What follows belongs to an exercise in optimizing a design on an open flow for small area and a short achievable clock period; a production flow would make more cautious choices. Some runs may be left out. An edit can pass the tests and still lose a function that they never use. No functional check of the RTL was part of any run shown here.

**flow/config.mk**
```make
export PLATFORM = sky130hd
export DESIGN_NAME = top_module
export DESIGN_NICKNAME = top_module
export VERILOG_FILES = /design/flow/design.v
export SDC_FILE = /design/flow/constraint.sdc
export NUM_CORES = 4
export LEC_CHECK = 0
export CAP_MARGIN = 20
export CORE_MARGIN = 2
export CORE_UTILIZATION = 40
export SLEW_MARGIN = 20
```
**flow/constraint.sdc**
```tcl
create_clock -name core_clock -period 16.0 [get_ports {clk}]
set_input_delay 3.2000 -clock core_clock [delete_from_list [all_inputs] [get_ports {clk}]]
set_output_delay 3.2000 -clock core_clock [all_outputs]
set_load 0.01 [all_outputs]
```
**flow/design.v**
```verilog
`default_nettype none
module top_module(
    input [11:0] angleIn,
    input [11:0] setPoint,
    input [7:0] kp,
    input [7:0] ki,
    input [7:0] kd,
    input clk,
    input rst,
    output reg signed [8:0] dutyCycleOut
    ); 
    wire signed [12:0] error;
    errorCalc errCalcInst(angleIn, setPoint, error);   
    reg signed [12:0] prevError;
    wire signed [20:0] proportional;
    reg signed [28:0] integral;
    wire signed [21:0] derivative;
    reg signed [29:0] pidOut;
    wire signed [8:0] kpS = {1'b0, kp};
    wire signed [8:0] kiS = {1'b0, ki};
    wire signed [8:0] kdS = {1'b0, kd};
    assign proportional = error * kpS;
    assign derivative = (error - prevError) * kdS;
    always @(posedge clk) begin
        if (rst) begin
            integral <= 0;
            prevError <= 0;
            pidOut <= 0;
            dutyCycleOut <= 0;
        end else begin
        integral <= integral + (error * kiS);
        if(integral > 255) integral <= 255;
        if(integral < -255) integral <= -255;
        prevError <= error;
        pidOut <= proportional + integral + derivative;
        if(pidOut > 255) dutyCycleOut <= 255;
        else if(pidOut < -255) dutyCycleOut <= -255;
        else dutyCycleOut <= pidOut[8:0];
        end
    end
endmodule
module errorCalc(
    input [11:0] angleIn,
    input [11:0] setPoint,
    output signed [12:0] error
);
    wire [12:0] carryWire;
    assign carryWire[0] = 1'b1;
    assign error[0] = carryWire[0]^(setPoint[0]^(~angleIn[0]));
    assign carryWire[1] = (carryWire[0]&(setPoint[0]^(~angleIn[0])))|((~angleIn[0])&setPoint[0]);
    assign error[1] = carryWire[1]^(setPoint[1]^(~angleIn[1]));
    assign carryWire[2] = (carryWire[1]&(setPoint[1]^(~angleIn[1])))|((~angleIn[1])&setPoint[1]);
    assign error[2] = carryWire[2]^(setPoint[2]^(~angleIn[2]));
    assign carryWire[3] = (carryWire[2]&(setPoint[2]^(~angleIn[2])))|((~angleIn[2])&setPoint[2]);
    assign error[3] = carryWire[3]^(setPoint[3]^(~angleIn[3]));
    assign carryWire[4] = (carryWire[3]&(setPoint[3]^(~angleIn[3])))|((~angleIn[3])&setPoint[3]);
    assign error[4] = carryWire[4]^(setPoint[4]^(~angleIn[4]));
    assign carryWire[5] = (carryWire[4]&(setPoint[4]^(~angleIn[4])))|((~angleIn[4])&setPoint[4]);
    assign error[5] = carryWire[5]^(setPoint[5]^(~angleIn[5]));
    assign carryWire[6] = (carryWire[5]&(setPoint[5]^(~angleIn[5])))|((~angleIn[5])&setPoint[5]);
    assign error[6] = carryWire[6]^(setPoint[6]^(~angleIn[6]));
    assign carryWire[7] = (carryWire[6]&(setPoint[6]^(~angleIn[6])))|((~angleIn[6])&setPoint[6]);
    assign error[7] = carryWire[7]^(setPoint[7]^(~angleIn[7]));
    assign carryWire[8] = (carryWire[7]&(setPoint[7]^(~angleIn[7])))|((~angleIn[7])&setPoint[7]);
    assign error[8] = carryWire[8]^(setPoint[8]^(~angleIn[8]));
    assign carryWire[9] = (carryWire[8]&(setPoint[8]^(~angleIn[8])))|((~angleIn[8])&setPoint[8]);
    assign error[9] = carryWire[9]^(setPoint[9]^(~angleIn[9]));
    assign carryWire[10] = (carryWire[9]&(setPoint[9]^(~angleIn[9])))|((~angleIn[9])&setPoint[9]);
    assign error[10] = carryWire[10]^(setPoint[10]^(~angleIn[10]));
    assign carryWire[11] = (carryWire[10]&(setPoint[10]^(~angleIn[10])))|((~angleIn[10])&setPoint[10]);
    assign error[11] = carryWire[11]^(setPoint[11]^(~angleIn[11]));
    assign carryWire[12] = (carryWire[11]&(setPoint[11]^(~angleIn[11])))|((~angleIn[11])&setPoint[11]);
    assign error[12] = ~carryWire[12];
endmodule
```
**flow/run.sh**
```bash
#!/bin/bash
# synth_recipe.tcl (not shown) runs the flow's synth.tcl, then flattens the netlist and writes it again
# the make line also repeats each setting of config.mk as NAME=value (left out here)
make -C /OpenROAD-flow-scripts/flow DESIGN_CONFIG=/design/flow/config.mk WORK_HOME=/design/flow/orfs CLKGATE_MAP_FILE= SYNTH_SCRIPT=/design/flow/synth_recipe.tcl finish
```
### M1 wires, run 1

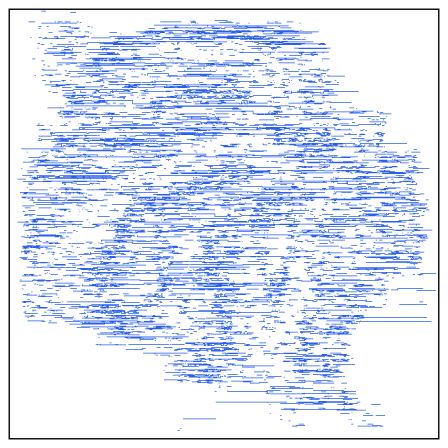
The layer holds 46% of the routed length. The layer carries 20.4 mm of wire.
routed wire length: 44200 um
GR Util met1: 27.0%
via count: 13800

### Metal 2, run 1

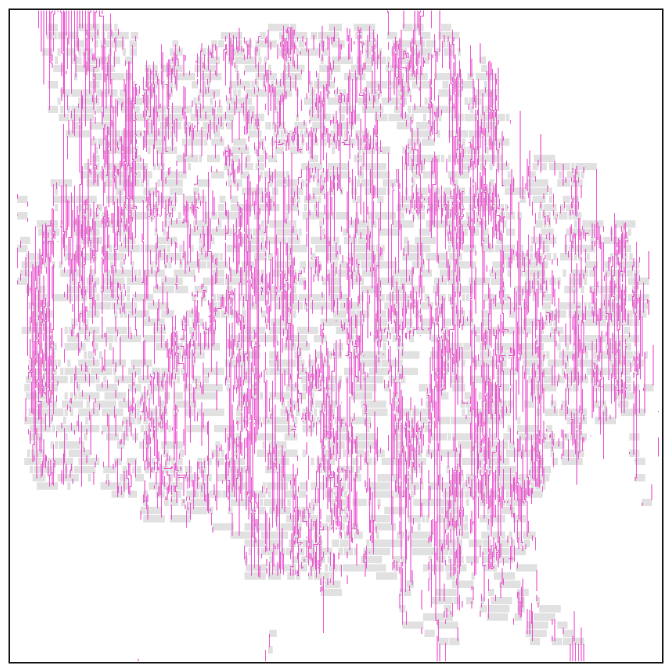
The wires run mostly vertical. 2274 nets have wire on it. The layer holds 49% of the routed length. The longest straight run is 87.5 um.

### M3 wires, run 1

Bar = 50 um.
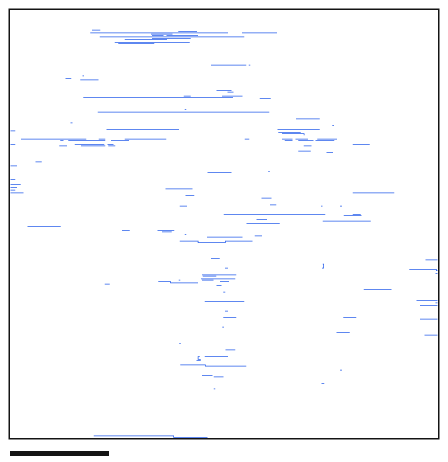
91 nets have wire on it. The longest straight run is 86.5 um. The layer holds 3.2% of the routed length.
GRT met3 Usage: 1.80%

## run 1: layout by cell type (no fill, tap or decap), types with 13 or more instances in the layout
cell type and count:
and2_1 180, o21ai_0 43, o21a_1 15, a21oi_1 80, nor4_1 17, clkdlybuf4s50_1 57, xnor2_1 66, o21ai_1 18
nand4_1 14, nor2_1 101, and3_1 13, ha_1 191, xor2_1 42, nand2_1 162, dfxtp_1 81, nand3_1 21
buf_4 53, a21o_1 43, nor2b_1 56, fa_1 308, inv_1 399, nor3_1 20
## run 1: logic make-up (layout without fill, tap and decap cells)
family,after synthesis,count (layout)
xor gates and xnor gates,109,109
AOI/OAI and AO/OA,285,285
muxes,3,3
DFF,81,81
adders and majority gates,509,509
and+or+nand+nor,616,616
buffers and inverters,456,526
## run 1: flip-flops by register name (all words and copies together), names as in the netlist
name,flops
integral,29
pidOut,30
dutyCycleOut,9
prevError,13
## run 1: routing by layer
| layer | wire length (um) | share of wire (%) | global-route usage [%] |
|---|---|---|---|
| met1 | 20400 | 46 | 27.0 |
| met2 | 21700 | 49 | 33.6 |
| met3 | 1410 | 3.2 | 1.80 |
| met4 | 662 | 1.5 | 3.97 |
| met5 | 27 | 0.061 | 0 |
## run 1: how the worst max path moves through the flow
stage,cells past startpoint,from,slack (ns),endpoint
CTS,43,angleIn[0],0.01,pidOut[27]
finish,44,angleIn[0],0.48,pidOut[28]
detailed placement,43,angleIn[0],-0.34,pidOut[27]
global placement,43,angleIn[0],-0.12,pidOut[27]
floorplan,44,setPoint[0],0.69,pidOut[29]
global route,48,setPoint[0],-0.02,pidOut[29]
## run 1: worst register-to-register path: cells and delay by family (launching register included)
family	cells	cell delay, ns
flip-flops	1	0.32
XOR/XNOR	3	0.70
AO/OA/AOI/OAI	17	3.44
AND/OR/NAND/NOR	4	0.60
buffers and inverters	4	0.19
adder cells (fa/ha/maj)	9	3.72
## run 1: layout make-up
class	instances	area (um2)	share of cell area, %
inverter	399	1500	7.49
clock buffer	9	225	1.13
multi-input combinational	1522	14900	74.3
tap	592	741	3.71
timing repair buffer	111	973	4.87
clock inverter	7	77.6	0.388
sequential	81	1620	8.11
## run 1: timing repair
item,4_1_cts,5_1_grt
setup endpoints to repair,0,10
hold endpoints to repair,0,0
buffers inserted,0,1
resized for setup,0,22
==> summary.txt, run 1 <==
* I/O Buffers at 58
* Post-synthesis mux area share at less than 1%
* Xor/xnor share of the synthesized area at ~5.3%
* Critical path's most frequent cell: fa_1
* Status: no timing/DRC/antenna violations
* Final setup margin at ~0.48 ns
* Clock skew at roughly 0.011 ns
* Htree depth at 3
* Vias per inst at slightly above 5
* # setup viols final at 0
* Worst-path clk slew at 0.06 ns
* CP max FO at 4
* Post-layout net count at 2683
* CTS root buffer: clkbuf_16
* Drt pass-1 iters at 5
* DRC Markers at 0
* Core Util, Final at 45.0%
* CTS tree: yes
* Clock latency (worst-skew pair) at between 0.3 and 0.4 ns
* Core Box Area at roughly 44000 um2
* GRT Residual Overflow at 0
* Final Instance Area at roughly 20000 um2
* First-pass GRT wire length at ~74000 um
* Top FF cell, synth: dfxtp_1
* CP Data Arrival Time at roughly 16 ns
* Unique masters post-synth at between 60 and 70
* Placed cell area at 19600 um2
* R2r worst-path depth at 37
* Hold Path Origin: pidOut[5]
* Final hold vios at 0
* Worst Tran Pin Value at roughly 1.1 ns
* FF-to-FF Start: prevError[0]
* Synth Register Bits at about 80
* Hold Path Sink: dutyCycleOut[5]
* Crit start category: input port
* Final critical-path required period at 15.52 ns
* Worst endpoint required time at approximately 16 ns
* Share of layout cells above drive strength 1 at approximately 5.3%
* Critical path's slowest cell: fa_2
* Clock buffer depth at 2
* Cts bufs inserted at 9
* Reg-to-reg slack, setup at roughly 6.9 ns
* Fin Setup TNS at 0 ns
* Final ANT Viol Nets at 0
* Iteration-0 DRC Markers at 769
* Non-filler cells, final at ~2700
* # fillers at roughly 4300
* CP top delay family: adder cells
* Tot GR Track Use at between 10% and 20%
* Post-synth EDFFs at 0
* WHS Path Cells at 1
* Ant. Diodes at 0
* Sequential area share after synthesis at under 10%
* Yosys top cell by area: fa_1
* Top cells by count, synth: inv_1 (399), fa_1 (314), ha_1 (195)
* CTS sink cnt at between 80 and 90
* Area growth, synth to finish at 10.6%
* # hold bufs at CTS at 0
* Slew Limit Fails at 0
* Final HPWL DP at between 30000 and 40000 um
* Initial core utilization at roughly two fifths
* Avg Inst Size Synth at about 8.8 um2
* Setup CP Type: in -> reg
* Largest net degree at the start of global routing at 55
* Ranking of synthesized cells by area: fa_1 (35%), ha_1 (13%), dfxtp_1 (9.0%), inv_1 (8.3%), and2_1 (6.3%)
* Slew margin rel. at between 20% and 30%
* Vias in the first global route at approximately 14000
* Hold_ws at 0.465 ns
* Period Utilization, post-route at between 90% and 100%
* R2r endpoint: pidOut[28]
* Post-Synth Simple-Gate Area at approximately 17%
* FP Rows at 77
* Main combinational cell family by area after synthesis: adder cells
* Die ar. at between 40000 and 50000 um2
* Initial antenna violation count at 2
* Fmax at about 0.064 GHz
* Share of the synthesized area in the top cell type at between 30% and 40%
* Top Ports at 59
* Post-Synthesis Net Count at ~2600
* Yosys warns at 1
* CP max stage delay at approximately 0.70 ns
* Max Cap Viol at 0
* Compound-gate portion of the synthesized area at about a tenth
* Most common cell in the synthesized netlist: inv_1
* Post-Synthesis Cell Area at 18100 um2
* Horiz. Die Dim at approximately 220 um
* Routed wire length per instance at about 16 um
* Pre-CTS WS at -0.337 ns
* Post-Synth Adder-Cell Area at between 40% and 50%
* Ys async rst share at 0%
* Final GP Congestion at 0.872
* Setup crit end kind: register
* Hold/Removal Path Class: reg -> reg
* Dpl cells at about 2700
* Synthesized instance count at 2059
### I/O nets highlighted, run 1

Bar = 50 um.
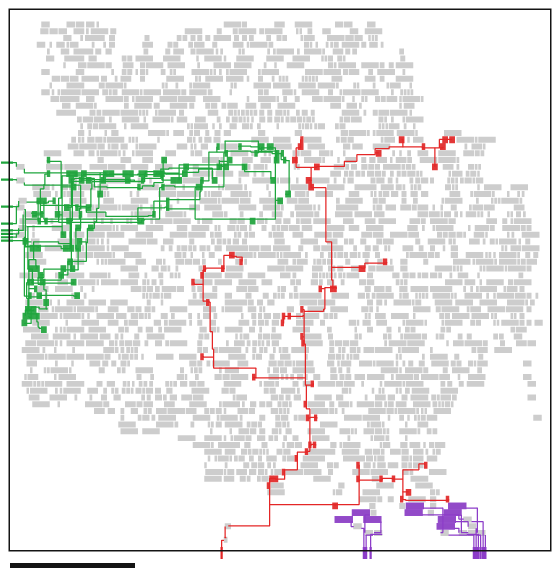

## Run 2: what changed since run 1
==> flow/design.v (replaced) <==
`default_nettype none
module top_module(
    input [11:0] angleIn,
    input [11:0] setPoint,
    input [7:0] kp,
    input [7:0] ki,
    input [7:0] kd,
    input clk,
    input rst,
    output signed [8:0] dutyCycleOut
    );
    reg signed [12:0] e_r;       
    reg signed [13:0] d_r;       
    reg [7:0] kp_r, ki_r, kd_r;
    reg rst_r;
    reg signed [20:0] integ;     
    reg signed [22:0] s_r;       
    wire signed [12:0] e = $signed({1'b0, setPoint}) - $signed({1'b0, angleIn});
    wire signed [13:0] d = $signed({2'b0, setPoint}) - $signed({2'b0, angleIn}) - e_r;
    wire signed [22:0] s = e_r * $signed({1'b0, kp_r}) + d_r * $signed({1'b0, kd_r}) + integ;
    wire signed [20:0] isum = integ + e_r * $signed({1'b0, ki_r});
    always @(posedge clk) begin
        rst_r <= rst;
        e_r <= rst ? 13'sd0 : e;
        d_r <= d;
        kp_r <= kp;
        ki_r <= ki;
        kd_r <= kd;
        if (rst_r) integ <= 0;
        else if (integ > 255) integ <= 255;
        else if (integ < -255) integ <= -255;
        else integ <= isum;
        s_r <= (rst | rst_r) ? 23'sd0 : s;
    end
    assign dutyCycleOut = (s_r > 255) ? 9'sd255 : (s_r < -255) ? -9'sd255 : s_r[8:0];
endmodule
### I/O nets highlighted, run 2

Bar = 50 um.
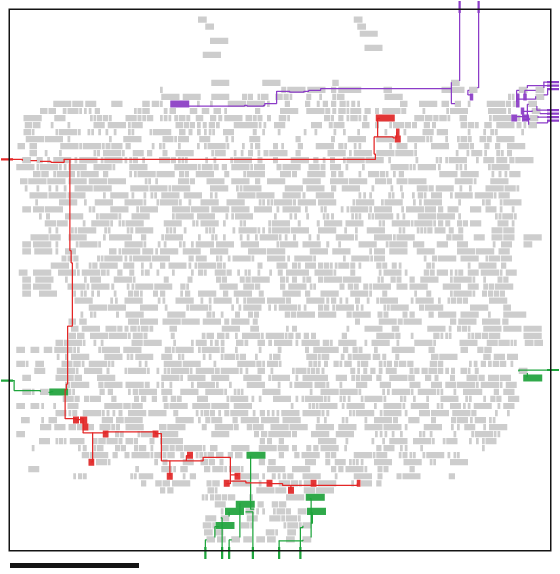
Green is ki, bits 8, direction input, edge 6 bottom, 1 left, 1 right, end cells 8, buffers 8, wire 154 um. Red is rst, bits 1, direction input, edge left, end cells 17, buffers 2, wire 444 um. Purple is dutyCycleOut, bits 9, direction output, edge 7 right, 2 top, end cells 9, buffers 9, wire 255 um.

==> summary.txt, run 2 <==
* Slew Limit Fails at 0
* Fin Setup TNS at 0 ns
* Worst-path clk slew at ~0.080 ns
* Clock skew at approximately 0.017 ns
* Clock latency (worst-skew pair) at 0.39 ns
* FP Rows at 75
* Tot GR Track Use at 19.2%
* Ys async rst share at 0%
* Sequential area share after synthesis at about 11%
* Largest regs: s_r: 23 flops, integ: 21 flops, d_r: 14 flops
* R2r worst-path depth at 21
* Commonest non-fill, non-tap cell in the layout: inv_1
* WHS Path Cells at 1
* Unique masters post-synth at between 50 and 60
* Area growth, synth to finish at 8.28%
* CP Data Arrival Time at around 6.6 ns
* Period Utilization, post-route at between 30% and 40%
* Setup crit end kind: register
* Synthesized instance count at about 1800
* Max reg flops at 23
* Iteration-0 DRC Markers at between 500 and 600
* CP max stage delay at about 0.46 ns
* Cts bufs inserted at 9
* Final hold vios at 0
* Hold Path Origin: rst_r
* Status: no timing/DRC/antenna violations
* Vias in the first global route at about 13000
* Top cells by count, synth: inv_1 (499), fa_1 (331), and2_1 (204)
* Clock buffer depth at 2
* Worst Tran Pin Value at between 0.8 and 0.9 ns
* Initial core utilization at approximately 40%
* Ranking of synthesized cells by area: fa_1 (39%), ha_1 (12%), dfxtp_1 (11%), inv_1 (11%), and2_1 (7.6%)
* Core Box Area at 41800 um2
* Final critical-path required period at ~6.4 ns
* # fillers at around 4200
* Top Ports at between 50 and 60
* Most common cell in the synthesized netlist: inv_1
* CP max FO at 5
* Reg area at roughly 1900 um2
* Max Cap Viol at 0
* Final GP Congestion at just over 0.8
* Busiest layer in global routing: met2
* Final HPWL DP at around 32000 um
* Ant. Diodes at 0
* Final setup margin at between 9 and 10 ns
* Hold/Removal Path Class: reg -> reg
* Hold Path Sink: integ[0]
* Post-CTS setup buffer count at 0
* Routed wire length per instance at roughly 16 um
* # hold bufs at CTS at 0
* Vias per inst at slightly below 5
* Share of layout cells above drive strength 1 at under 10%
* Biggest register: s_r
* Critical path's slowest cell: clkdlybuf4s50_1
* R2r endpoint: s_r[22]
* Drt pass-1 iters at 5
* Htree depth at 3
* Final Instance Area at between 15000 and 20000 um2
* Placed cell area at roughly 18000 um2
* GRT Residual Overflow at 0
* Top FF cell, synth: dfxtp_1
* DRC Markers at 0
* # setup viols final at 0
* Yosys warns at 1
* CTS tree: yes
* Area of the multi-input gates at between 10000 and 15000 um2
* CP top delay family: compound AO/OA/AOI/OAI gates
* Pre-CTS WS at a little over 9 ns
* I/O Buffers at 58
* Horiz. Die Dim at ~210 um
* Setup CP Type: in -> reg
* Crit start category: input port
* FF-to-FF Start: e_r[12]
* Initial antenna violation count at 0
* CTS sink cnt at 96
* Share of the synthesized area in the top cell type at between 30% and 40%
* Commonest non-fill, non-tap cells in the layout: inv_1 (499), fa_1 (331), and2_1 (204)
* Yosys top cell by area: fa_1
* Post-layout net count at 2413
* Final ANT Viol Nets at 0
* Post-CTS resize count at 0
* Fmax at between 0.15 and 0.2 GHz
* GRT met3 Usage at 2.87%
* Met2 global-route usage at about a third
* Largest net degree at the start of global routing at 20
* Reg-to-reg slack, setup at 9.70 ns
* Post-Synthesis Net Count at roughly 2400
* First-pass GRT wire length at 66100 um
### M1 wires, run 2

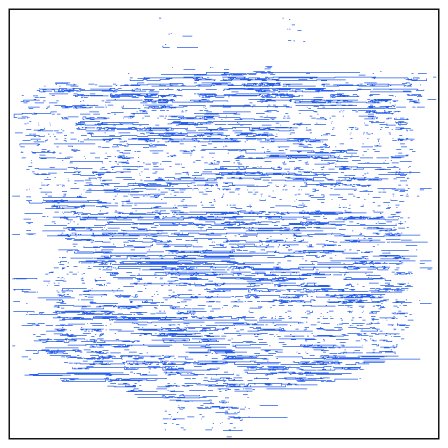
2256 nets have wire on it. The layer carries 16900 um of wire. The wires run mostly horizontal. The layer holds 45% of the routed length.
routed wire length: 37600 um
via count: 11700
GR Util met1: 25.1%

[run 2: stage by stage]
| step | utilization [%] | hold slack, ns | std cells |
|---|---|---|---|
| after floorplan | - | 0.464 | 1845 |
| after global placement | 43.0 | 0.570 | 2402 |
| after detailed placement | 43.0 | 0.579 | 2402 |
| after CTS | 43.6 | 0.611 | 2417 |
| after global routing | 43.6 | 0.631 | 2417 |
| final | 43.6 | 0.614 | 2417 |
[run 2: final cells by class]
class | count | area share (%)
flip-flops and latches | 96 | 10.5
repair buffers | 63 | 3.39
inverters | 499 | 10.3
clock buffers | 9 | 1.24
well taps | 539 | 3.70
clock inverters | 6 | 0.247
multi-input cells | 1205 | 70.6
[run 2: kinds of logic (layout without fill, tap and decap cells)]
group	Yosys count	in the layout	synth area share (%)
AO/OA/AOI/OAI	145	145	6.13
XOR/XNOR	65	65	3.38
adder cells (fa/ha/maj)	489	489	51.1
buffers and inverters	544	577	12.1
flip-flops	96	96	11.4
AND/OR/NAND/NOR	506	506	15.8
[run 2: worst max path at each step]
| stage | start | end | slack, ns | depth (start not counted) |
|---|---|---|---|---|
| after floorplan | setPoint[0] | d_r[11] | 10.00 | 16 |
| after CTS | angleIn[0] | d_r[11] | 9.64 | 16 |
| final | angleIn[0] | d_r[11] | 9.65 | 16 |
| after global routing | e_r[5] | s_r[21] | 9.29 | 20 |
| after detailed placement | angleIn[0] | d_r[11] | 9.22 | 16 |
| after global placement | angleIn[0] | d_r[11] | 9.25 | 16 |
[run 2: routing by layer]
layer / wire [um] / vias up
li1: - / 5523
met3: 1390 / 28
met1: 16900 / 5944
met2: 18400 / 189
met4: 775 / 0
met5: 0 / -
## Run 3: what changed since run 2
--- a/flow/config.mk
+++ b/flow/config.mk
@@ -7,2 +7,3 @@
 export LEC_CHECK = 0
+export ABC_CLOCK_PERIOD_IN_PS = 4000
 export CAP_MARGIN = 20
### Wires after detailed routing, run 3

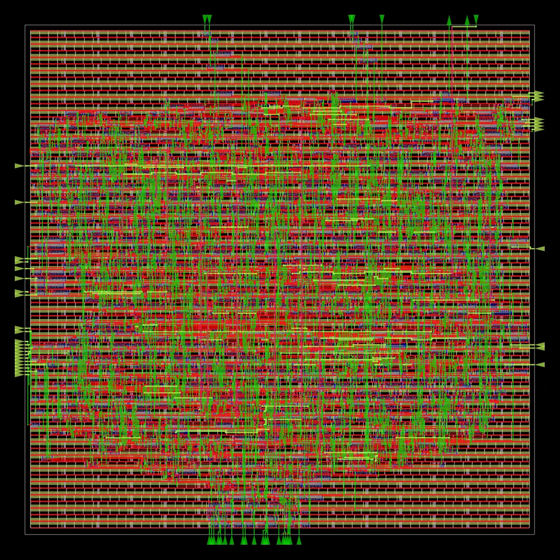
WL met2: 18400 um
met3 WL: 1390 um
top routing layer in use: met4

### Metal 2, run 3

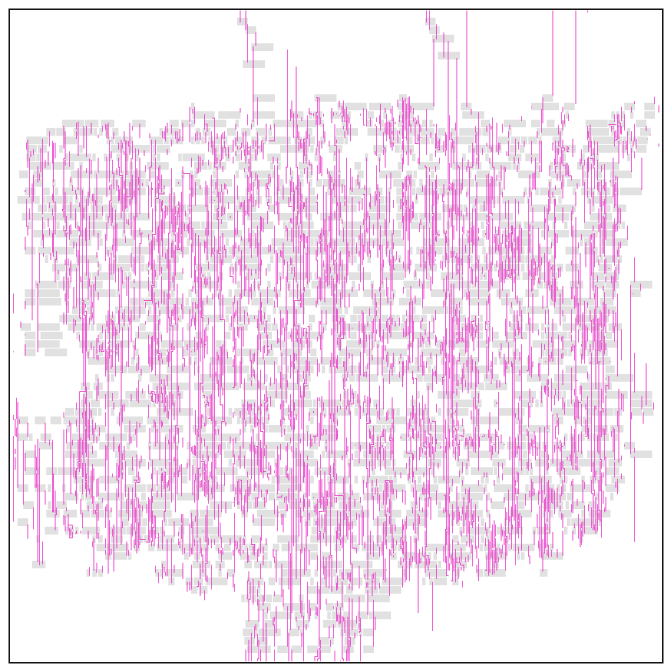
2082 nets have wire on it. The wires run mostly vertical. The layer carries 18400 um of wire. The layer holds 49% of the routed length.

==> summary.txt, run 3 <==
* Status: no timing/DRC/antenna violations
* Final HPWL DP at ~32000 um
* Final hold vios at 0
* Fin Setup TNS at 0 ns
* Slew margin rel. at 40.3%
* Met2 global-route usage at 33.5%
* CTS root buffer: clkbuf_16
* Worst endpoint required time at roughly 16 ns
* Top Ports at 59
* Clock skew at 0.0169 ns
* Share of the synthesized area in the top cell type at 39.4%
* Sequential area share after synthesis at 11.4%
* Initial antenna violation count at 0
* Synthesized instance count at 1845
* Area growth, synth to finish at 8.28%
* Slew Limit Fails at 0
* Clock latency (worst-skew pair) at about 0.4 ns
* Final ANT Viol Nets at 0
* Largest regs: s_r: 23 flops, integ: 21 flops, d_r: 14 flops
* Max Cap Viol at 0
* Commonest non-fill, non-tap cells in the layout: inv_1 (499), fa_1 (331), and2_1 (204)
* Share of layout cells above drive strength 1 at approximately 2.2%
* Synth Register Bits at 96
* GRT Residual Overflow at 0
* FP Rows at 75
* Largest net degree at the start of global routing at 20
* Via count at ~12000
* CP max FO at 5
* Final critical-path required period at 6.35 ns
* # setup viols final at 0
* Reg area at between 1500 and 2000 um2
* CP Data Arrival Time at between 6 and 7 ns
* Yosys top cell by area: fa_1
* Routed wire length per instance at between 15 and 20 um
* Horiz. Die Dim at 209 um
* Post-CTS resize count at 0
* Unique masters post-synth at between 50 and 60
* Critical path's slowest cell: clkdlybuf4s50_1
* Iteration-0 DRC Markers at 593
* Setup CP Type: in -> reg
* Top FF cell, synth: dfxtp_1
* Cts bufs inserted at 9
* Biggest register: s_r
* CTS tree: yes
* Commonest non-fill, non-tap cell in the layout: inv_1
* Routed wire length at 37600 um
* Ys async rst share at 0%
* Worst-path cell chain: clkdlybuf4s50_1, ha_1, inv_1, fa_1, a21o_1, a21oi_1, nor2b_1, o21a_1, o41ai_2, xnor2_1, ha_1, and2_1, a22o_1, a31oi_1, a21oi_1, xor2_1
* Post-synth EDFFs at 0
* Ranking of synthesized cells by area: fa_1 (39%), ha_1 (12%), dfxtp_1 (11%), inv_1 (11%), and2_1 (7.6%)
* Final setup margin at a little under 10 ns
* # hold bufs at CTS at 0
* Final Instance Area at ~18000 um2
* Vias in the first global route at 13100
* GRT met3 Usage at around 2.9%
* Drt pass-1 iters at 5
* Worst Tran Pin Value at between 0.8 and 0.9 ns
* Top cells by count, synth: inv_1 (499), fa_1 (331), and2_1 (204)
* CTS sink cnt at 96
* Placed cell area at roughly 18000 um2
* Vias per inst at between 4 and 5
* Initial core utilization at a little over 40%
* Yosys warns at 1
* # fillers at 4161
* DRC Markers at 0
* Setup crit end kind: register
* Post-Synthesis Net Count at 2384
* WHS Path Cells at 1
* Most common cell in the synthesized netlist: inv_1
* Max reg flops at 23
* CP max stage delay at 0.46 ns
* First-pass GRT wire length at 66100 um
* GR Util met1 at between 20% and 30%
* Avg Inst Size Synth at roughly 9 um2
* Pre-CTS WS at 9.22 ns
* Fmax at ~0.16 GHz
* Hold/Removal Path Class: reg -> reg
* Busiest layer in global routing: met2
* Crit start category: input port
* Post-Synthesis Cell Area at between 15000 and 20000 um2
* R2r worst-path depth at 21
* Period Utilization, post-route at 39.7%
* Final GP Congestion at 0.816
* Worst-path clk slew at roughly 0.080 ns
-- run 3: cell counts in the layout (fill, tap and decap cells not counted) --
No cell type changed its count.
-- run 3: cell type report --
cell class	instances	area share (%)
clock buffer	9	1.24
clock inverter	6	0.247
inverter	499	10.3
multi-input combinational	1205	70.6
sequential	96	10.5
tap	539	3.70
timing repair buffer	63	3.39
-- run 3: kinds of logic (layout without fill, tap and decap cells) --
kind of cell    after synthesis  after routing  synth area share, %
xor+xnor                     65             65                 3.38
fa+ha+maj                   489            489                 51.1
simple gates                506            506                 15.8
flops                        96             96                 11.4
compound gates              145            145                 6.13
buf+inv                     544            577                 12.1
-- run 3: per-stage QoR --
| stage | utilization (%) | instances | hold WS [ns] |
|---|---|---|---|
| detailed placement | 43.0 | 2402 | 0.579 |
| global placement | 43.0 | 2402 | 0.570 |
| CTS | 43.6 | 2417 | 0.611 |
| global route | 43.6 | 2417 | 0.631 |
| floorplan | - | 1845 | 0.464 |
| finish | 43.6 | 2417 | 0.614 |
-- run 3: per-layer routing --
layer	share of wire [%]	wire, um	up-vias
met5	0	0	-
met3	3.7	1390	28
met1	45	16900	5944
met4	2.1	775	0
met2	49	18400	189
li1	-	-	5523
-- run 3: worst paths after layout --
kind | from | end | slack, ns
worst max-delay path | angleIn[0] | d_r[11] | 9.65
worst min register to register | rst_r | integ[0] | 0.61
worst min-delay path | rst_r | integ[0] | 0.61
worst max register to register | e_r[12] | s_r[22] | 9.70
-- run 3: critical path: cells and delay by family --
family / cells / cell delay, ns
AOI/OAI and AO/OA: 7 / 1.45
buffers and inverters: 2 / 0.51
xor gates and xnor gates: 2 / 0.34
adders and majority gates: 3 / 0.86
and+or+nand+nor: 2 / 0.26
### M3 wires, run 3

Bar = 50 um.
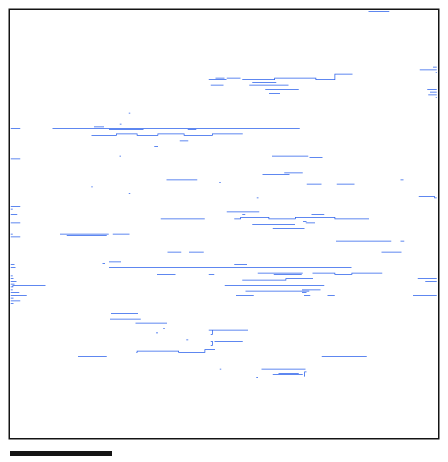

--- run 4: outline of the changes from run 3 ---
flow/design.v: 36 -> 1422 lines; modules unchanged: 0
  top_module: edited, 35 -> 1413 lines
  pid_fa: new, 4 lines
  pid_ha: new, 4 lines
==> module pid_ha as of run 4 <==
module pid_ha(input a, input b, output s, output co);
    assign s = a ^ b;
    assign co = a & b;
endmodule
==> module pid_fa as of run 4 <==
module pid_fa(input a, input b, input ci, output s, output co);
    assign s = a ^ b ^ ci;
    assign co = (a & b) | (ci & (a ^ b));
endmodule
==> flow/flow/run.sh (new file) <==
#!/bin/bash
# Standard layout, with timing repair aimed past the clock period (the SDC is
# unchanged) and ordinary buffers on the ports instead of delay cells.
set -euo pipefail
MARGIN=$(cat flow/margin.txt)
bash standard.sh SETUP_SLACK_MARGIN=$MARGIN \
  BUFFER_PORTS_ARGS="-buffer_cell sky130_fd_sc_hd__buf_2" MATCH_CELL_FOOTPRINT=0 finish > standard_make.log 2>&1
==> flow/flow/margin.txt (new file) <==
11.5
==> flow/standard.sh (new file) <==
#!/bin/bash
# synth_recipe.tcl (not shown) runs the flow's synth.tcl, then flattens the netlist and writes it again
# the make line also repeats each setting of config.mk as NAME=value (left out here)
make -C /OpenROAD-flow-scripts/flow DESIGN_CONFIG=/design/flow/config.mk WORK_HOME=/design/flow/orfs CLKGATE_MAP_FILE= SYNTH_SCRIPT=/design/flow/synth_recipe.tcl "${@:-finish}"
--- a/flow/config.mk
+++ b/flow/config.mk
@@ -6,7 +6,7 @@
 export NUM_CORES = 4
 export LEC_CHECK = 0
-export ABC_CLOCK_PERIOD_IN_PS = 4000
 export CAP_MARGIN = 20
 export CORE_MARGIN = 2
-export CORE_UTILIZATION = 40
+export CORE_UTILIZATION = 60
 export SLEW_MARGIN = 20
+export SYNTH_HIERARCHICAL = 1
removed: flow/run.sh
### M3 wires, run 4

Bar = 50 um.
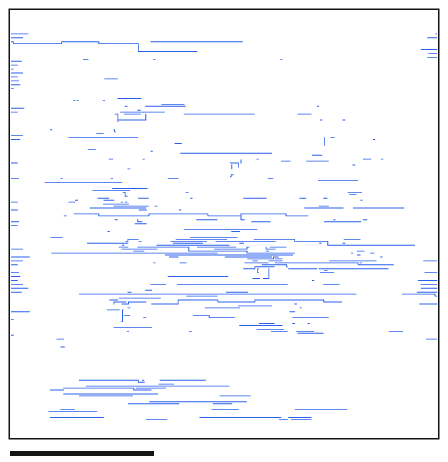
The longest straight run is 96.1 um. The wires run mostly horizontal. 175 nets have wire on it. The layer carries 2190 um of wire. The layer holds 6.7% of the routed length.

### Metal 2, run 4

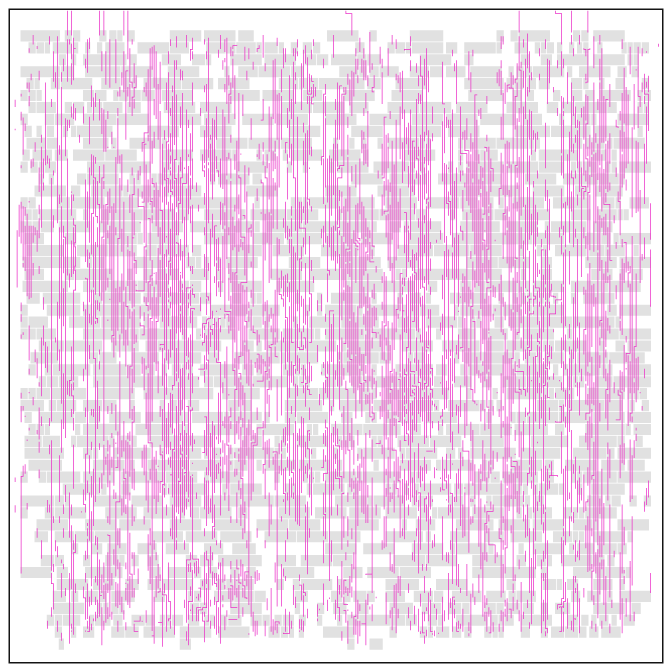
1561 nets have wire on it. The layer carries 16500 um of wire. The wires run mostly vertical.
via count: 9256
met2 global-route usage: 54.6%
routed wire length: 32600 um

==> summary.txt, run 4 <==
* Largest net degree at the start of global routing at 27
* # setup viols final at 0
* Worst Tran Pin Value at around 0.94 ns
* CTS root buffer: clkbuf_16
* CTS sink cnt at 84
* Slew margin rel. at 37.1%
* Post-Synthesis Cell Area at 12600 um2
* Setup crit end kind: register
* Ranking of synthesized cells by area: fa_1 (50%), dfxtp_1 (13%), nand2_1 (9.7%), ha_1 (7.8%), inv_1 (2.6%)
* Routed wire length per instance at 20.5 um
* Core Util, Final at around 70%
* Drt pass-1 iters at 5
* Status: no timing/DRC/antenna violations
* Final ANT Viol Nets at 0
* Die ar. at roughly 22000 um2
* Setup CP Type: reg -> reg
* FF-to-FF Start: kpd_r[5]
* Area of the multi-input gates at 10600 um2
* Worst-path clk slew at about 0.08 ns
* GRT Residual Overflow at 0
* CP max stage delay at about 0.6 ns
* Hold Path Origin: e_r[0]
* Synthesized instance count at between 1000 and 1500
* Slew Limit Fails at 0
* Clock skew at between 0.015 and 0.02 ns
* Yosys warns at 7
* Top cells by count, synth: nand2_1 (325), fa_1 (311), inv_1 (86)
* Reg-to-reg slack, setup at 11.21 ns
* Commonest non-fill, non-tap cell in the layout: nand2_1
* First-pass GRT wire length at roughly 52000 um
* Final GP Congestion at 0.911
* Cts bufs inserted at 9
* Critical path's slowest cell: fa_1
* Critical path's most frequent cell: fa_1
* FP Rows at 52
* Max Cap Viol at 0
* Iteration-0 DRC Markers at 652
* Core Box Area at between 20000 and 25000 um2
* Horiz. Die Dim at approximately 150 um
* Die Y at ~150 um
* # fillers at approximately 1600
* Fmax at 0.209 GHz
* Sequential area share after synthesis at between 10% and 20%
* CP top delay family: adder cells
* Tot GR Track Use at about a third
* Worst-path cell chain: buf_6, nand2_1, fa_1, fa_1, fa_1, fa_1, fa_1, fa_1, fa_1, a31oi_1, nor4_1, nor3_1, o21ai_1, o41ai_2
* Clock buffer depth at 2
* DRC Markers at 0
* Crit start category: register
* Share of the synthesized area in the top cell type at between 40% and 50%
* Period Utilization, post-route at 29.9%
* Worst setup path start: kpd_r[5]
* Vias per inst at 5.84
* Post-Synthesis Net Count at 1675
* CP Data Arrival Time at between 5 and 6 ns
* Yosys top cell by area: fa_1
* Hold/Removal Path Class: reg -> reg
* Worst endpoint required time at roughly 16 ns
* Top FF cell, synth: dfxtp_1
* Htree depth at 3
* Max reg flops at 21
* Area growth, synth to finish at 14.4%
* Unique masters post-synth at 54
* Post-synth EDFFs at 0
* Clock latency (worst-skew pair) at 0.37 ns
* CP bufs+invs at 1
* Final critical-path required period at 4.79 ns
* Post-layout net count at roughly 1700
* CP max FO at 6
* Avg Inst Size Synth at roughly 10 um2
* CTS tree: yes
* Top Ports at 59
* Synth Register Bits at 84
* Ys async rst share at 0%
* Initial antenna violation count at 1
* Vias in the first global route at around 10000
* Final HPWL DP at 24600 um
* Reg area at about 1800 um2
* Share of layout cells above drive strength 1 at around a fifth
* I/O Buffers at a little under 60
* Biggest register: in_r
* Final hold vios at 0
run 4: cell types whose count changed in the layout (fill, tap and decap cells not counted), moves of 30 or more:
cell             delta
dfxtp_4            +30
fa_1               -52
and2_1            -153
fa_2               +32
xnor2_1            -32
buf_4              +52
inv_1             -422
ha_1               -89
nor2_1             -48
nand2_1           +179
clkdlybuf4s50_1    -58
dfxtp_1            -60
buf_2              +55
run 4: layer usage:
layer	GRT usage [%]	wire [um]
met2	54.6	16500
met4	13.6	1520
met5	0	0
met3	5.18	2190
met1	39.5	12400
run 4: final timing paths:
check	end	cells past startpoint
max	pos_r	14
min	pen_r[0]	1
max reg2reg	pos_r	14
min reg2reg	pen_r[0]	1
run 4: layout make-up:
cell class	count	area share, %
multi-input combinational	997	74.1
inverter	86	2.30
timing repair buffer	132	6.61
antenna	1	0.0174
sequential	84	12.6
tap	270	2.35
clock inverter	6	0.374
clock buffer	10	1.66
run 4: cells by family (layout without fill, tap and decap cells):
kind of cell	count (synthesis)	after routing	synth area share (%)
AOI/OAI and AO/OA	110	110	5.74
muxes	1	1	0.0797
adders and majority gates	389	389	57.3
xor gates and xnor gates	37	37	2.58
DFF	84	84	13.4
buffers and inverters	155	234	4.72
other	0	1	0
and+or+nand+nor	460	460	16.2
run 4: repair_timing:
action,4_1_cts,5_1_grt
resized for setup,94,88
cloned,0,0
pin swaps,6,34
setup endpoints to repair,24,24
hold buffers,0,0
setup buffers,50,21
run 4: metrics by stage:
stage | hold slack, ns | area [um2] | setup slack [ns] | std cells
final | 0.535 | 14400 | 11.21 | 1586
after global routing | 0.546 | 14400 | 10.99 | 1585
after CTS | 0.533 | 13900 | 11.18 | 1564
after detailed placement | 0.686 | 13000 | 10.66 | 1498
after global placement | 0.668 | 13000 | 10.74 | 1498
after floorplan | 0.425 | 12700 | 11.27 | 1236
run 4: worst reg2reg max path, delay by kind of cell, from the launching register on:
family          cells  cell delay, ns
compound gates      3            0.55
fa+ha+maj           7            3.32
buf+inv             1            0.14
flops               1            0.40
simple gates        3            0.30
run 4: modules after synthesis, one instance, submodules excluded:
| module | copies in the design | area (um2) | cells inside |
|---|---|---|---|
| pid_fa | 290 | 20.0 | 1 |
| top_module | 1 | 6740 | 944 |
| pid_ha | 2 | 12.5 | 1 |
### Wires after detailed routing, run 4

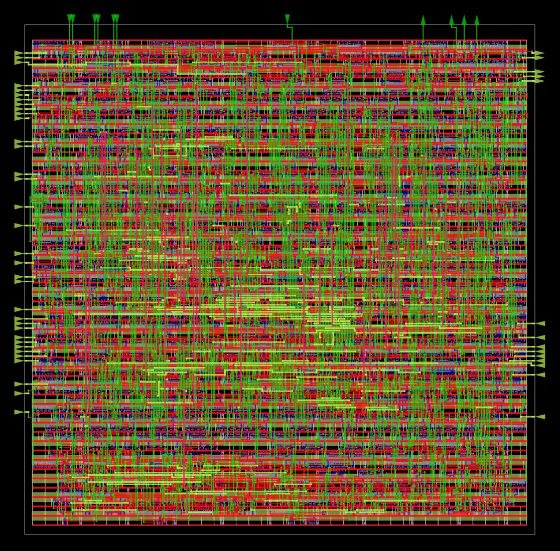

--- run 5: outline of the changes from run 4 ---
flow/design.v: 1422 -> 1309 lines; modules unchanged: 2
  top_module: edited, 1413 -> 1296 lines
  pid_hao: new, 4 lines
==> module pid_hao as of run 5 <==
module pid_hao(input a, input b, output s, output co);
    assign s = a ^ b;
    assign co = a | b;
endmodule
==> flow/flow/run.sh (replaced) <==
#!/bin/bash
# Standard layout, with timing repair aimed past the clock period (the SDC is
# unchanged) and ordinary buffers on the ports instead of delay cells.
set -euo pipefail
MARGIN=$(cat flow/margin.txt)
bash standard.sh SETUP_SLACK_MARGIN=$MARGIN \
  BUFFER_PORTS_ARGS="-buffer_cell sky130_fd_sc_hd__buf_2" MATCH_CELL_FOOTPRINT=0 SETUP_MOVE_SEQUENCE=unbuffer,sizeup,swap finish > standard_make.log 2>&1
### Wires after detailed routing, run 5

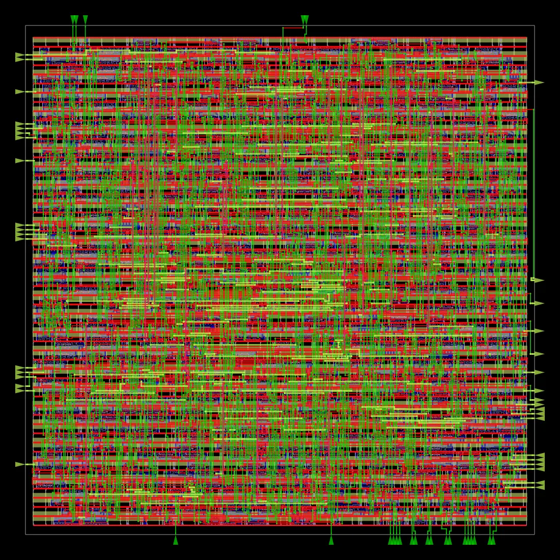
Tot GR Track Use: 32.2%
met3 WL: 2190 um
via count: 9581
routed wire length per instance: 21.9 um

==> summary.txt, run 5 <==
* Status: no timing/DRC/antenna violations
* Vias per inst at roughly 6
* CP Data Arrival Time at around 5.3 ns
* CTS root buffer: clkbuf_16
* Area growth, synth to finish at 11.6%
* I/O Buffers at 58
* Slew margin rel. at a little over a fifth
* Hold Path Origin: e_r[3]
* CTS sink cnt at 94
* Ranking of synthesized cells by area: fa_1 (35%), dfxtp_1 (15%), ha_1 (9.6%), xnor2_1 (7.8%), a22oi_1 (6.2%)
* R2r worst-path depth at 14
* Htree depth at 3
* Share of the synthesized area in the top cell type at between 30% and 40%
* Ys async rst share at 0%
* Largest regs: in_r: 21 flops, e_r: 13 flops, pe_r: 13 flops
* Post-Synthesis Cell Area at about 13000 um2
* Largest net degree at the start of global routing at 25
* Post-CTS setup buffer count at 0
* Top Ports at 59
* Post-layout net count at approximately 1700
* Final critical-path required period at 5.02 ns
* GRT Residual Overflow at 0
* Post-synth EDFFs at 0
* CTS tree: yes
* Ant. Diodes at 0
* # hold bufs at CTS at 0
* Yosys top cell by area: fa_1
* Slew Limit Fails at 0
* Fmax at ~0.2 GHz
* Most common cell in the synthesized netlist: fa_1
* Initial core utilization at about 61%
* Clock latency (worst-skew pair) at ~0.36 ns
* Biggest register: in_r
* Critical path's most frequent cell: fa_1
* Sequential area share after synthesis at ~15%
* Avg Inst Size Synth at about 9.9 um2
* Routed wire length at around 34000 um
* Share of layout cells above drive strength 1 at between 10% and 20%
* Unique masters post-synth at between 60 and 70
* Worst endpoint required time at between 15 and 20 ns
* FP Rows at between 50 and 60
* Top cells by count, synth: fa_1 (222), nand2_1 (133), xnor2_1 (114)
* Die Y at around 150 um
* Max Cap Viol at 0
* Horiz. Die Dim at approximately 150 um
* Vias in the first global route at 9841
* Setup crit end kind: register
* Drt pass-1 iters at 5
* Reg-to-reg slack, setup at between 10 and 15 ns
* Final hold vios at 0
* Synth Register Bits at 94
* Worst-path cell chain: a22oi_1, xnor2_2, fa_1, fa_1, fa_2, fa_1, fa_1, ha_1, fa_1, a31oi_1, o21ai_1, and4_1, a311oi_2, o211ai_1
* Period Utilization, post-route at about a third
* DRC Markers at 0
* FF-to-FF Start: bp_two[3]
* Crit start category: register
* Core Box Area at 21000 um2
* Cts bufs inserted at 9
* Worst Tran Pin Value at approximately 1.2 ns
* Hold/Removal Path Class: reg -> reg
* Final GP Congestion at around 0.86
* CP max stage delay at slightly below 0.8 ns
* Initial antenna violation count at 0
* Clock skew at ~0.0083 ns
* Final HPWL DP at 26300 um
* Critical path's slowest cell: dfxtp_1
* Hold Path Sink: pe_r[3]
* Commonest non-fill, non-tap cell in the layout: fa_1
* R2r endpoint: pos_r
* # setup viols final at 0
* CP bufs+invs at 0
* CP top delay family: adder cells
* Fin Setup TNS at 0 ns
* First-pass GRT wire length at between 50000 and 60000 um
* Die ar. at 22600 um2
* Iteration-0 DRC Markers at ~750
* Post-Synthesis Net Count at ~1700
* CP max FO at 13
* Yosys warns at 7
* Worst-path clk slew at 0.07 ns
* Commonest non-fill, non-tap cells in the layout: fa_1 (203), nand2_1 (122), inv_1 (104)
* Top FF cell, synth: dfxtp_1
* Clock buffer depth at 2
* RSZ-0062 raised after global routing: yes
* Max reg flops at 21
* Final ANT Viol Nets at 0
* Synthesized instance count at between 1000 and 1500
* WHS Path Cells at 1
* Setup CP Type: reg -> reg
### M3 wires, run 5

Bar = 50 um.
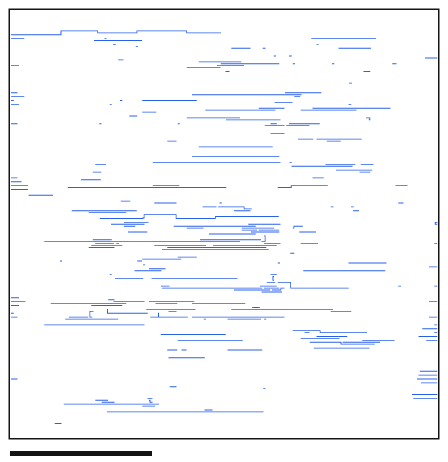
The layer carries 2190 um of wire. The layer holds 6.4% of the routed length.

-- run 5: layout make-up --
cell class                      instances  area (um2)
Inverter                              111         439
Multi-Input combinational cell       1014       10900
Fill cell                            1658        6660
Clock inverter                          5        83.8
Tap cell                              275         344
Sequential cell                        94        1970
Timing Repair Buffer                   61         347
Clock buffer                           10         229
-- run 5: cells by family (layout without fill, tap and decap cells) --
| kind of cell | count (synthesis) | after routing | synth area share [%] |
|---|---|---|---|
| AOI/OAI and AO/OA | 243 | 243 | 13.5 |
| xor gates and xnor gates | 158 | 158 | 10.7 |
| adders and majority gates | 321 | 321 | 44.1 |
| buffers and inverters | 198 | 187 | 5.96 |
| DFF | 94 | 94 | 14.6 |
| muxes | 2 | 2 | 0.165 |
| other | 2 | 2 | 0.0583 |
| and+or+nand+nor | 288 | 288 | 10.8 |
-- run 5: per-module statistics from Yosys, one instance, submodules excluded --
module	cells	cell area, um2	times used
pid_fa	1	20.0	204
pid_ha	1	12.5	12
top_module	1090	8640	1
-- run 5: how the worst max path moves through the flow --
stage                         start   endpoint  depth (start not counted)
after floorplan               kd[1]  bp_two[4]                          9
after global placement      e_r[11]      pos_r                         14
after detailed placement    e_r[11]      pos_r                         14
after CTS                 bp_neg[3]      pos_r                         14
after global routing      bp_neg[3]      pos_r                         15
final                     bp_two[3]      pos_r                         14
-- run 5: per-stage QoR --
stage | util [%] | hold slack, ns | std cells | instance area [um2] | setup WS (ns)
after detailed placement | 63.8 | 0.670 | 1555 | 13400 | 10.66
after global placement | 63.8 | 0.670 | 1555 | 13400 | 10.71
after global routing | 68.3 | 0.653 | 1570 | 14400 | 10.82
after CTS | 66.5 | 0.618 | 1570 | 14000 | 11.00
after floorplan | - | 0.446 | 1306 | 13200 | 11.06
final | 68.3 | 0.626 | 1570 | 14400 | 10.98
-- run 5: worst register-to-register path, cell delays in order (launching register included) --
cell      delay (ns)
dfxtp_1         0.77
a22oi_1         0.22
xnor2_2         0.21
fa_1            0.57
fa_1            0.45
fa_2            0.37
fa_1            0.54
fa_1            0.43
ha_1            0.21
fa_1            0.36
a31oi_1         0.15
o21ai_1         0.09
and4_1          0.22
a311oi_2        0.18
o211ai_1        0.12
-- run 5: layer usage --
metal | global-route usage, % | part of all wire, % | up-vias
met1 | 43.2 | 40 | 4867
li1 | - | - | 4273
met3 | 4.61 | 6.4 | 60
met4 | 11.3 | 3.4 | 0
met2 | 53.7 | 50 | 381
met5 | 0 | 0 | -
-- run 5: timing repair --
action	in CTS	in global routing
pin swaps	23	55
endpoints found under the setup margin	30	25
resized for setup	79	80
hold endpoints to repair	0	0

re-timing with driven ports:
Ports are ideal in the flow. The routed layouts listed here were re-timed in OpenROAD. Step 1 assumes that a clkbuf_16 drives the clock port and a buf_2 every other input. Step 2, shift: input delay + t, output delay - t, t = (earliest + latest rising clock arrival at the registers) / 2. This alone moves slack from input paths to output paths. Slacks: ideal / step 1 / step 2; pairs: ideal / step 1.
run | shift t [ns] | slack for setup (ns) | worst hold slack (ns) | slew at the worst register clock pin (ns)
run 1 | 0.396 | 0.476 / 0.501 / 0.105 | 0.465 / 0.465 / 0.465 | 0.07 / 0.07
run 2 | 0.441 | 9.649 / 9.677 / 9.236 | 0.614 / 0.614 / 0.614 | 0.08 / 0.08
run 3 | 0.441 | 9.649 / 9.677 / 9.236 | 0.614 / 0.614 / 0.614 | 0.08 / 0.08
run 4 | 0.408 | 11.211 / 11.211 / 11.009 | 0.535 / 0.535 / 0.535 | 0.08 / 0.08
run 5 | 0.405 | 10.977 / 10.977 / 10.802 | 0.626 / 0.626 / 0.626 | 0.07 / 0.07
After both steps setup and hold are still met in every run listed.
